Source: an optimization exercise on an open RTL-to-GDS flow (aim: small area). Production flows keep margins and buffers that such runs may drop.
No functional check of the RTL was part of this run.
No activity file was given, so power comes from the tool's default toggle rates.

--- flow/config.mk ---
export PLATFORM = sky130hd
export DESIGN_NAME = top_pynq
export DESIGN_NICKNAME = top_pynq
export VERILOG_FILES = /design/flow/design.v
export SDC_FILE = /design/flow/constraint.sdc
export NUM_CORES = 4
export LEC_CHECK = 0
export CAP_MARGIN = 20
export CORE_MARGIN = 2
export CORE_UTILIZATION = 40
export SLEW_MARGIN = 20
--- flow/constraint.sdc ---
create_clock -name core_clock -period 5.0 [get_ports {ACLK}]
set_input_delay 1.0000 -clock core_clock [delete_from_list [all_inputs] [get_ports {ACLK}]]
set_output_delay 1.0000 -clock core_clock [all_outputs]
set_load 0.01 [all_outputs]
--- flow/design.v ---
`timescale 1ns/1ps
module fifo_sc #(
    parameter DATA_WIDTH = 8,
    parameter DEPTH = 16
)(
    input  wire                  clk,
    input  wire                  resetn,
    input  wire [DATA_WIDTH-1:0] din,
    input  wire                  wr_en,
    input  wire                  rd_en,
    output reg  [DATA_WIDTH-1:0] dout,
    output wire                  full,
    output wire                  empty
);
    localparam ADDR_BITS = $clog2(DEPTH);
    reg [DATA_WIDTH-1:0] mem [0:DEPTH-1];
    reg [ADDR_BITS:0] wptr;
    reg [ADDR_BITS:0] rptr;
    assign empty = (wptr == rptr);
    assign full  = (wptr[ADDR_BITS] != rptr[ADDR_BITS]) &&
                   (wptr[ADDR_BITS-1:0] == rptr[ADDR_BITS-1:0]);
    always @(posedge clk or negedge resetn)
        if (!resetn)
            wptr <= 0;
        else if (wr_en && !full) begin
            mem[wptr[ADDR_BITS-1:0]] <= din;
            wptr <= wptr + 1;
        end
    always @(posedge clk or negedge resetn)
        if (!resetn) begin
            rptr <= 0;
            dout <= 0;
        end else if (rd_en && !empty) begin
            dout <= mem[rptr[ADDR_BITS-1:0]];
            rptr <= rptr + 1;
        end
endmodule
`timescale 1ns/1ps
module spi_master (
    input  wire        clk,         
    input  wire        resetn,
    input  wire [7:0]  tx_data,
    input  wire        tx_start,
    output reg         spi_sclk,
    output reg         spi_mosi,
    input  wire        spi_miso,
    output reg         spi_cs,
    output reg         tx_done
);
    reg [2:0] div_cnt;
    reg       clk_en;        
    always @(posedge clk or negedge resetn)
        if (!resetn) begin
            div_cnt <= 0;
            clk_en  <= 0;
        end else begin
            div_cnt <= div_cnt + 1;
            clk_en  <= (div_cnt == 3'd7);
        end
    reg [7:0] shreg;
    reg [2:0] bitcnt;
    reg       active;
    always @(posedge clk or negedge resetn) begin
        if (!resetn) begin
            active   <= 0;
            spi_cs   <= 1;
            spi_sclk <= 0;
            spi_mosi <= 0;
            tx_done  <= 0;
        end else begin
            tx_done <= 0;
            if (tx_start && !active) begin
                active   <= 1;
                spi_cs   <= 0;
                shreg    <= tx_data;
                bitcnt   <= 3'd7;
                spi_sclk <= 0;
                spi_mosi <= tx_data[7];
            end
            if (active && clk_en) begin
                spi_sclk <= ~spi_sclk;
                if (spi_sclk == 0) begin
                    spi_mosi <= shreg[7];
                end else begin
                    shreg <= {shreg[6:0], 1'b0};
                    if (bitcnt == 0) begin
                        active  <= 0;
                        spi_cs  <= 1;
                        tx_done <= 1;
                    end else begin
                        bitcnt <= bitcnt - 1;
                    end
                end
            end
        end
    end
endmodule
`timescale 1ns/1ps
module ahb_spi_bridge(
    input  wire        HCLK,
    input  wire        HRESETn,
    input  wire [31:0] HADDR,
    input  wire [1:0]  HTRANS,
    input  wire        HWRITE,
    input  wire [31:0] HWDATA,
    output reg  [31:0] HRDATA,
    output wire        HREADY,
    output wire        HRESP,
    output wire spi_sclk,
    output wire spi_mosi,
    input  wire spi_miso,
    output wire spi_cs,
    output reg  spi_dc,
    output reg  tft_reset
);
    wire valid     = HTRANS[1];
    wire ahb_write = valid && HWRITE;
    wire [3:0] addr = HADDR[5:2];
    wire [7:0] fifo_dout;
    wire fifo_empty, fifo_full;
    reg  fifo_rd_en;
    fifo_sc fifo_inst (
        .clk    (HCLK),
        .resetn (HRESETn),
        .din    (HWDATA[7:0]),
        .wr_en  (ahb_write && addr == 4'h0 && !fifo_full),
        .rd_en  (fifo_rd_en),
        .dout   (fifo_dout),
        .full   (fifo_full),
        .empty  (fifo_empty)
    );
    assign HREADY = ~fifo_full;
    assign HRESP  = 1'b0;
    reg  tx_start;
    wire tx_done;
    spi_master spi_inst (
        .clk      (HCLK),
        .resetn   (HRESETn),
        .tx_data  (fifo_dout),
        .tx_start (tx_start),
        .spi_sclk (spi_sclk),
        .spi_mosi (spi_mosi),
        .spi_miso (spi_miso),
        .spi_cs   (spi_cs),
        .tx_done  (tx_done)
    );
    localparam IDLE=0, POP=1, LAUNCH=2, WAIT=3;
    reg [1:0] state;
    reg [31:0] tx_count;
    always @(posedge HCLK or negedge HRESETn)
        if (!HRESETn) begin
            state      <= IDLE;
            fifo_rd_en <= 0;
            tx_start   <= 0;
            tx_count   <= 0;
        end else begin
            fifo_rd_en <= 0;
            tx_start   <= 0;
            case (state)
                IDLE:
                    if (!fifo_empty)
                        state <= POP;
                POP: begin
                    fifo_rd_en <= 1;
                    state <= LAUNCH;
                end
                LAUNCH: begin
                    tx_start <= 1;
                    state <= WAIT;
                end
                WAIT:
                    if (tx_done) begin
                        tx_count <= tx_count + 1;
                        state <= IDLE;
                    end
            endcase
        end
    always @(posedge HCLK)
        if (ahb_write && addr == 4'h2)
            spi_dc <= HWDATA[0];
    always @(posedge HCLK or negedge HRESETn)
        if (!HRESETn)
            tft_reset <= 1'b1;      
        else if (ahb_write && addr == 4'h6)
            tft_reset <= HWDATA[0];
    reg [1:0] dbg_state;
    always @(posedge HCLK)
        dbg_state <= state;
    always @(*) begin
        case (addr)
            4'h2: HRDATA = {31'b0, spi_dc};                            
            4'h3: HRDATA = {29'b0, spi_dc, fifo_full, fifo_empty};     
            4'h4: HRDATA = tx_count;                                   
            4'h5: HRDATA = {30'b0, dbg_state};                         
            4'h6: HRDATA = {31'b0, tft_reset};                         
            default: HRDATA = 32'h0;
        endcase
    end
endmodule
`timescale 1ns/1ps
module axi4lite_to_ahb_bridge #(
    parameter ADDR_WIDTH = 32,
    parameter DATA_WIDTH = 32
)(
    input  wire                   ACLK,
    input  wire                   ARESETN,
    input  wire [ADDR_WIDTH-1:0]  AWADDR,
    input  wire                   AWVALID,
    output reg                    AWREADY,
    input  wire [DATA_WIDTH-1:0]  WDATA,
    input  wire [3:0]             WSTRB,
    input  wire                   WVALID,
    output reg                    WREADY,
    output reg [1:0]              BRESP,
    output reg                    BVALID,
    input  wire                   BREADY,
    input  wire [ADDR_WIDTH-1:0]  ARADDR,
    input  wire                   ARVALID,
    output reg                    ARREADY,
    output reg [DATA_WIDTH-1:0]   RDATA,
    output reg [1:0]              RRESP,
    output reg                    RVALID,
    input  wire                   RREADY,
    output reg [ADDR_WIDTH-1:0]   HADDR,
    output reg [1:0]              HTRANS,
    output reg                    HWRITE,
    output reg [2:0]              HSIZE,
    output reg [DATA_WIDTH-1:0]   HWDATA,
    input  wire [DATA_WIDTH-1:0]  HRDATA,
    input  wire                   HREADY,
    input  wire                   HRESP
);
    localparam TRN_IDLE   = 2'b00;
    localparam TRN_NONSEQ = 2'b10;
    localparam IDLE  = 3'd0,
               WADDR = 3'd1,
               WEXEC = 3'd2,
               WRESP = 3'd3,
               RADDR = 3'd4,
               REXEC = 3'd5;
    reg [2:0] state;
    reg aw_pending;
    reg w_pending;
    reg ar_pending;
    reg [ADDR_WIDTH-1:0] awbuf;
    reg [DATA_WIDTH-1:0] wbuf;
    reg [ADDR_WIDTH-1:0] arbuf;
    always @(posedge ACLK or negedge ARESETN) begin
        if (!ARESETN) begin
            AWREADY <= 0;
            WREADY  <= 0;
            ARREADY <= 0;
            BVALID  <= 0;
            BRESP   <= 2'b00;
            RVALID  <= 0;
            RRESP   <= 2'b00;
            RDATA   <= {DATA_WIDTH{1'b0}};
            HADDR   <= {ADDR_WIDTH{1'b0}};
            HWRITE  <= 1'b0;
            HTRANS  <= TRN_IDLE;
            HWDATA  <= {DATA_WIDTH{1'b0}};
            HSIZE   <= 3'b010;
            state <= IDLE;
            aw_pending <= 1'b0;
            w_pending  <= 1'b0;
            ar_pending <= 1'b0;
            awbuf <= {ADDR_WIDTH{1'b0}};
            wbuf  <= {DATA_WIDTH{1'b0}};
            arbuf <= {ADDR_WIDTH{1'b0}};
        end else begin
            AWREADY <= 0;
            WREADY  <= 0;
            ARREADY <= 0;
            if (BVALID && BREADY) BVALID <= 0;
            if (RVALID && RREADY) RVALID <= 0;
            case (state)
                IDLE: begin
                    HTRANS <= TRN_IDLE;
                    HWRITE <= 1'b0;
                    if (AWVALID && !aw_pending) begin
                        AWREADY <= 1;
                        aw_pending <= 1'b1;
                        awbuf <= AWADDR;
                    end
                    if (WVALID && !w_pending) begin
                        WREADY <= 1;
                        w_pending <= 1'b1;
                        wbuf <= WDATA;
                    end
                    if (aw_pending && w_pending) begin
                        HADDR <= awbuf;
                        HWRITE <= 1'b1;
                        HWDATA <= wbuf;
                        HTRANS <= TRN_NONSEQ;
                        state <= WEXEC;
                    end else if (AWVALID && !AWREADY && !aw_pending) begin
                    end
                    if (ARVALID && !ar_pending && !(aw_pending && w_pending)) begin
                        ARREADY <= 1;
                        ar_pending <= 1'b1;
                        arbuf <= ARADDR;
                        HADDR <= ARADDR;
                        HWRITE <= 1'b0;
                        HTRANS <= TRN_NONSEQ;
                        state <= REXEC;
                    end
                end
                WEXEC: begin
                    HTRANS <= TRN_NONSEQ;
                    HWRITE <= 1'b1;
                    HADDR  <= awbuf;
                    HWDATA <= wbuf;
                    HSIZE  <= 3'b010;
                    if (HREADY) begin
                        HTRANS <= TRN_IDLE;
                        BVALID <= 1'b1;
                        BRESP  <= 2'b00;  
                        aw_pending <= 1'b0;
                        w_pending <= 1'b0;
                        state <= WRESP;
                    end
                end
                WRESP: begin
                    HTRANS <= TRN_IDLE;
                    HWRITE <= 1'b0;
                    if (!BVALID) begin
                        state <= IDLE;
                    end else begin
                        if (BVALID && BREADY) begin
                            state <= IDLE;
                        end
                    end
                end
                REXEC: begin
                    HTRANS <= TRN_NONSEQ;
                    HWRITE <= 1'b0;
                    HADDR  <= arbuf;
                    HSIZE  <= 3'b010;
                    if (HREADY) begin
                        RDATA <= HRDATA;
                        RRESP <= 2'b00;
                        RVALID <= 1'b1;
                        ar_pending <= 1'b0;
                        HTRANS <= TRN_IDLE;
                        state <= RRESP;
                    end
                end
                RRESP: begin
                    HTRANS <= TRN_IDLE;
                    if (RVALID && RREADY) begin
                        RVALID <= 1'b0;
                        state <= IDLE;
                    end
                end
                default: state <= IDLE;
            endcase
        end
    end
endmodule
`timescale 1ns/1ps
module top_pynq (
    input  wire         ACLK,
    input  wire         ARESETN,
    input  wire [31:0]  AWADDR,
    input  wire         AWVALID,
    output wire         AWREADY,
    input  wire [31:0]  WDATA,
    input  wire [3:0]   WSTRB,
    input  wire         WVALID,
    output wire         WREADY,
    output wire [1:0]   BRESP,
    output wire         BVALID,
    input  wire         BREADY,
    input  wire [31:0]  ARADDR,
    input  wire         ARVALID,
    output wire         ARREADY,
    output wire [31:0]  RDATA,
    output wire [1:0]   RRESP,
    output wire         RVALID,
    input  wire         RREADY,
    output wire spi_sclk,
    output wire spi_mosi,
    input  wire spi_miso,
    output wire spi_cs,
    output wire spi_dc,
    output wire tft_reset
);
    wire [31:0] haddr;
    wire [1:0]  htrans;
    wire        hwrite;
    wire [31:0] hwdata;
    wire [31:0] hrdata;
    wire        hready;
    wire [1:0]  hresp;
    axi4lite_to_ahb_bridge u_axi2ahb (
        .ACLK    (ACLK),
        .ARESETN (ARESETN),
        .AWADDR  (AWADDR),
        .AWVALID (AWVALID),
        .AWREADY (AWREADY),
        .WDATA   (WDATA),
        .WSTRB   (WSTRB),
        .WVALID  (WVALID),
        .WREADY  (WREADY),
        .BRESP   (BRESP),
        .BVALID  (BVALID),
        .BREADY  (BREADY),
        .ARADDR  (ARADDR),
        .ARVALID (ARVALID),
        .ARREADY (ARREADY),
        .RDATA   (RDATA),
        .RRESP   (RRESP),
        .RVALID  (RVALID),
        .RREADY  (RREADY),
        .HADDR   (haddr),
        .HTRANS  (htrans),
        .HWRITE  (hwrite),
        .HWDATA  (hwdata),
        .HRDATA  (hrdata),
        .HREADY  (hready),
        .HRESP   (hresp)
    );
    ahb_spi_bridge u_spi (
        .HCLK      (ACLK),
        .HRESETn   (ARESETN),
        .HADDR     (haddr),
        .HTRANS    (htrans),
        .HWRITE    (hwrite),
        .HWDATA    (hwdata),
        .HRDATA    (hrdata),
        .HREADY    (hready),
        .HRESP     (hresp),
        .spi_sclk  (spi_sclk),
        .spi_mosi  (spi_mosi),
        .spi_miso  (spi_miso),
        .spi_cs    (spi_cs),
        .spi_dc    (spi_dc),
        .tft_reset (tft_reset)
    );
endmodule
--- flow/run.sh ---
#!/bin/bash
# synth_recipe.tcl (not shown) runs the flow's synth.tcl, then flattens the netlist and writes it again
# the make line also repeats each setting of config.mk as NAME=value (left out here)
make -C /OpenROAD-flow-scripts/flow DESIGN_CONFIG=/design/flow/config.mk WORK_HOME=/design/flow/orfs CLKGATE_MAP_FILE= SYNTH_SCRIPT=/design/flow/synth_recipe.tcl finish
zoom.png
The bar under the picture is 10 microns long. Region (72, 37) to (102, 67) microns. Cells in gray, sequential cells in the stronger gray; small squares are vias.
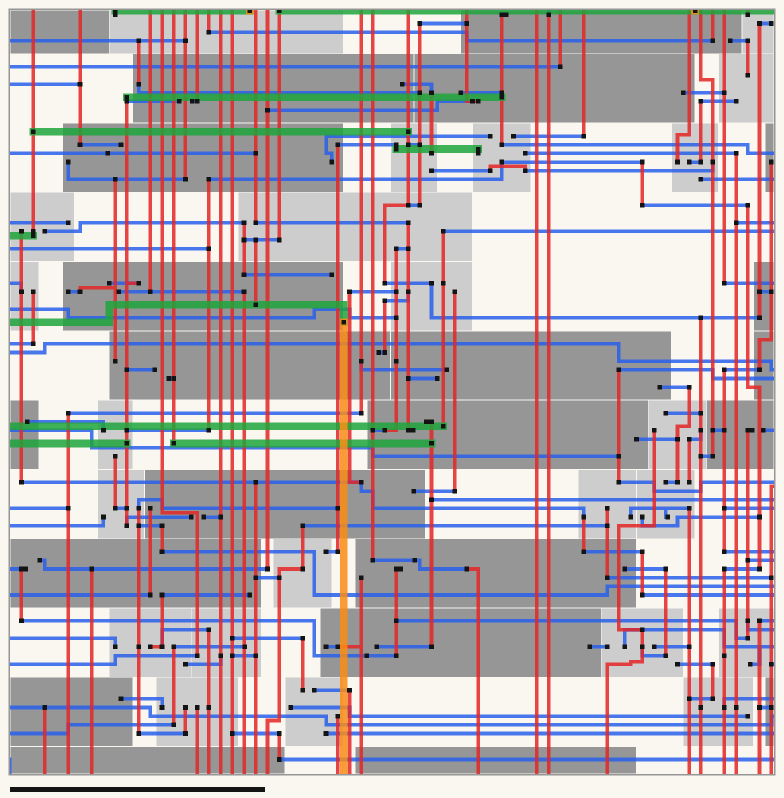
orange -> met4
green -> met3
blue -> met1
red -> met2
sequential cells in the window = 12
netlist names of flops here include = u_spi.fifo_inst.mem (12)
most frequent = edfxtp_1 (12), a22o_1 (3)
cells with their middle in the window = 34

final_routing.png
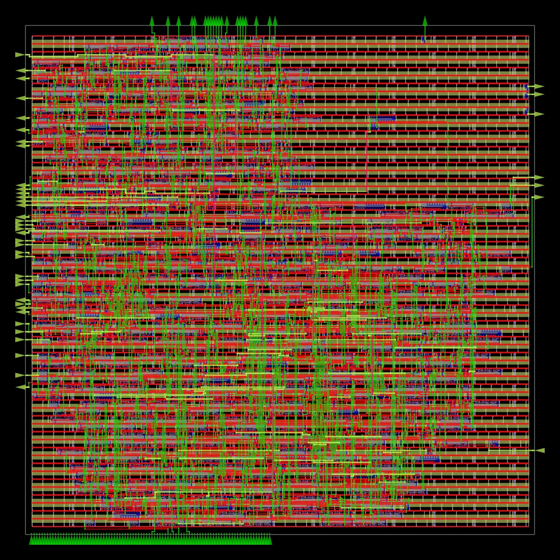
WL final: 24700 microns
wire length on met1: 12000 microns
total met3 wirelength after detailed routing: 1470 microns

final_placement.png
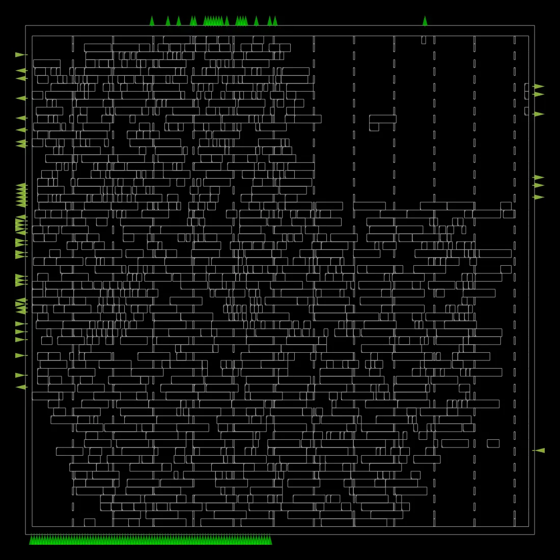
number of sequential storage elements: 279
sequential cell area share: 56.0%
Finished Layout Cells: 1387

met3.png
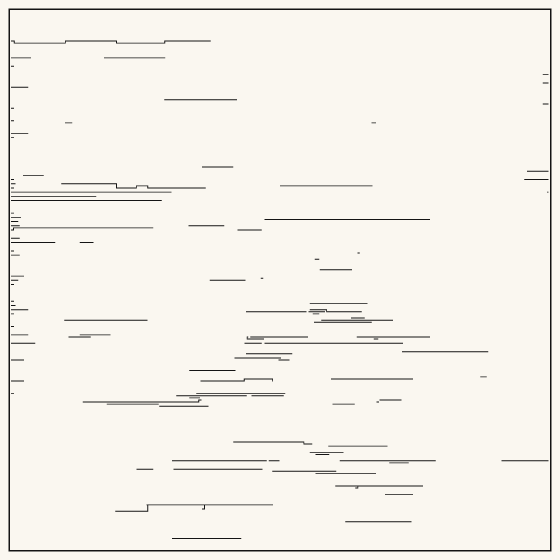
main direction = horizontal
nets with wire on the layer = 78
share of all routed wire = 5.9%
vias after detailed routing: 7243
met3 Usage GRT: 3.13%

## cell families after synthesis
kind of cell / after synthesis / synth area share (%)
xor gates and xnor gates: 45 / 3.37
DFF: 279 / 65.6
and+or+nand+nor: 270 / 11.3
adders and majority gates: 18 / 1.93
other: 1 / 0.0321
buffers and inverters: 75 / 2.98
AOI/OAI and AO/OA: 175 / 10.0
muxes: 51 / 4.70
## worst max-delay path, delay by kind of cell (launching register included)
family / cells / cell delay (ns)
DFF: 1 / 0.43
xor gates and xnor gates: 1 / 0.65
AOI/OAI and AO/OA: 1 / 0.28
and+or+nand+nor: 2 / 1.33
## worst paths after layout
check,start,endpoint,slack (ns),cells after the start
max,u_spi.fifo_inst.rptr[4]$_DFFE_PN0P_,u_spi.fifo_inst.mem[3][0]$_DFFE_PP_,1.94,4
min,ARESETN,u_spi.fifo_inst.dout[6]$_DFFE_PN0P_,0.27,1
max reg2reg,u_spi.fifo_inst.rptr[4]$_DFFE_PN0P_,u_spi.fifo_inst.mem[3][0]$_DFFE_PP_,1.94,4
min reg2reg,u_spi.spi_inst.div_cnt[0]$_DFF_PN0_,u_spi.spi_inst.div_cnt[0]$_DFF_PN0_,0.42,1
max in group asynchronous,ARESETN,u_spi.fifo_inst.wptr[2]$_DFFE_PN0P_,2.82,3
min in group core_clock,u_spi.spi_inst.div_cnt[0]$_DFF_PN0_,u_spi.spi_inst.div_cnt[0]$_DFF_PN0_,0.42,1
## power by group
part           internal [mW]  switching, mW  leakage, nW
Sequential              2.88          0.408         3.08
Combinational          0.749           1.07         1.68
Clock                   1.34          0.930        0.511
## registers in the layout (all words and copies together) (netlist names), 4 cells and up
signal,count
u_spi.fifo_inst.mem,128
u_axi2ahb.RDATA,32
u_spi.tx_count,32
u_axi2ahb.HWDATA,8
u_axi2ahb.wbuf,8
u_spi.fifo_inst.dout,8
u_spi.spi_inst.shreg,8
u_spi.fifo_inst.rptr,5
u_spi.fifo_inst.wptr,5
u_axi2ahb.HADDR,4
u_axi2ahb.arbuf,4
u_axi2ahb.awbuf,4
## stage by stage
stage	std cells	cell area (sq um)	hold slack, ns	utilization [%]
after floorplan	917	11700	0.399	-
after global placement	1329	12700	0.412	44.1
after detailed placement	1329	12700	0.425	44.1
after CTS	1387	13700	0.262	47.6
after global routing	1387	13700	0.263	47.6
final	1387	13700	0.270	47.6
## area by class of cell
type,count,area (sq um),share of cell area [%]
flip-flops and latches,279,7670,56.0
multi-input cells,563,3700,27.0
clock buffers,39,836,6.10
repair buffers,75,724,5.29
well taps,384,480,3.51
clock inverters,19,189,1.38
inverters,28,105,0.767
## placed cells by master, fill, tap and decap left out, types with 19 or more instances in the layout
cell type,instances
o21ai_0,59
mux2_2,31
dfrtp_1,135
nor2_1,54
nand3_1,23
clkdlybuf4s50_1,63
clkbuf_16,31
mux2i_1,20
xor2_1,19
a21oi_1,29
nand2_1,117
xnor2_1,26
edfxtp_1,140
inv_1,28
## layer usage
layer | global-route usage (%) | up-vias | share of wire (%)
met4 | 3.37 | 0 | 1.2
li1 | - | 3449 | -
met5 | 0 | - | 0
met3 | 3.13 | 24 | 6.0
met1 | 24.8 | 3587 | 48
met2 | 24.8 | 183 | 44
==> impl_metrics.yaml <==
synthesis:
  post_synth_main_area_contributors: "edfxtp_1, dfrtp_1, nand2_1"
  synth-warning-count: 7
  asyncSetResetFlopFracSynth_pct: 49.1
  synth_flop_cell: "edfxtp_1"
  synth_enable_flop_cells: 140
  mean_syn_cell_area_sq_um: 12.8
  synth_top_area_share_pct: 36.0
  most_frequent_cells_after_synthesis: "edfxtp_1, dfrtp_1, nand2_1"
  netlist_instances: 914
  seq_area_frac_synth_pct: 65.6
  synth_cell_type_count: 68
  synthMostInstantiatedCell: "edfxtp_1"
  synth_seq_cells: 279
  netlist.top_cell.by_area: "edfxtp_1"
  synthesis.area_sq_um: 11700
clock_tree:
  cts.clk_slew.worst_paths_ns: 0.06
  clockRootBuffer: "clkbuf_16"
  cts_repair_resize_count: 0
  number_of_h_tree_levels: 1
  cts_tree: "done"
  clock_latency_ns: 0.57
  hold_buffers: 0
  cts_max_path_buffers: 3
  post-cts-setup-buffers: 0
  clock_sinks: 279
  cts-buffers-inserted: 31
drt:
  routed_via_density: 5.22
  avgRoutedWirePerCell_microns: 17.8
  detail-route-antenna-nets: 0
  drt_first_pass_iters: 5
  drcViolationCount: 0
  drt-initial-drc-count: 534
finish:
  antennaDiodeCount: 0
  area_delta_synth_final_pct: 17.2
  drive_gt1_share_pct: 11.5
  nNetsFinal: 1104
  fill_cells: 2536
grt:
  grt_max_degree: 69
  grt_antenna_before_repair: 0
  vias_in_the_first_global_route: 7212
  globalRouteTotalUtil_pct: 16.4
  grt_overflow_total: 0
  global_route_wire_length_before_repair_microns: 40200
die:
  die-area_sq_um: 30600
  core_sq_um: 28800
  floorplan.die.height_microns: 175
  pin_count: 154
  width_of_the_die_microns: 175
  start_util_pct: 40.6
  floorplan.rows: 62
timing:
  slew_headroom_pct: 20.7
  finalWorstPathRequiredPeriod_ns: 3.06
  worst_clock_skew_on_the_final_layout_ns: 0.0327
  final_report_hold_violation_count: 0
  period_share_pct: 61.2
  timing_worst_slew_pin_value_ns: 1.19
  setup_ws_ns: 1.94
  fmax_mhz: 327
  setup_tns_ns: 0
  rsz0062_at_grt: "false"
  slew_violations: 0
  setup_viol: 0
power:
  leakage_nw: 5.26
  pwr_density_cell_nw_per_um2: 538
  vdd_ir_drop_max_uv: 311
  total_design_power_mw: 7.38
critical_path:
  critical_path.max_stage_delay_ns: 0.91
  crit_slowest_cell: "nor2_1"
  critPathCaptureType: "flip-flop"
  crit_required_ns: 5.17
  path_cells: "xnor2_1, o2111ai_4, or3_1, nor2_1"
  arrival_time_at_the_worst_endpoint_ns: 3.23
  worst_setup_path_start_kind: "flip-flop"
  criticalPathCategory: "reg2reg"
  crit_fanout: 9
place:
  detailed_place_hpwl_microns: 15700
  pre_cts_ws_ns: 1.91
  numPortBuffers: 64
  routabilityCongestion: 0.796
run_status:
  outcome: "complete, no violations"
job:
  maxCapViolCount: 0
hold_path:
  worst_hold_path_type: "in2async"

[re-timing with driven ports]
In the flow no input, the clock included, has a driving cell. The finished layout below was timed again as built, in two steps. Step 1 sets driving cells, clkbuf_16 on the clock port and buf_2 on the other inputs (assumed; they add their load-dependent delay and slew). Step 2 also shifts input and output timing later by t, the mid clock arrival at the registers, as if the neighbouring blocks saw the same clock. Three values: ideal ports, drivers, drivers and shift; two values: the first two.
t, ns: 0.607
setup WS [ns]: 1.938 / 1.938 / 1.938
worst setup path at the end: register to register
slew at the worst register clock pin (ns): 0.06 / 0.06
pins driven straight from the clock port: 1
After both steps setup and hold are still met in this run. For this run, drivers alone change the setup slack by 0.000 ns; drivers and shift together by 0.000 ns.
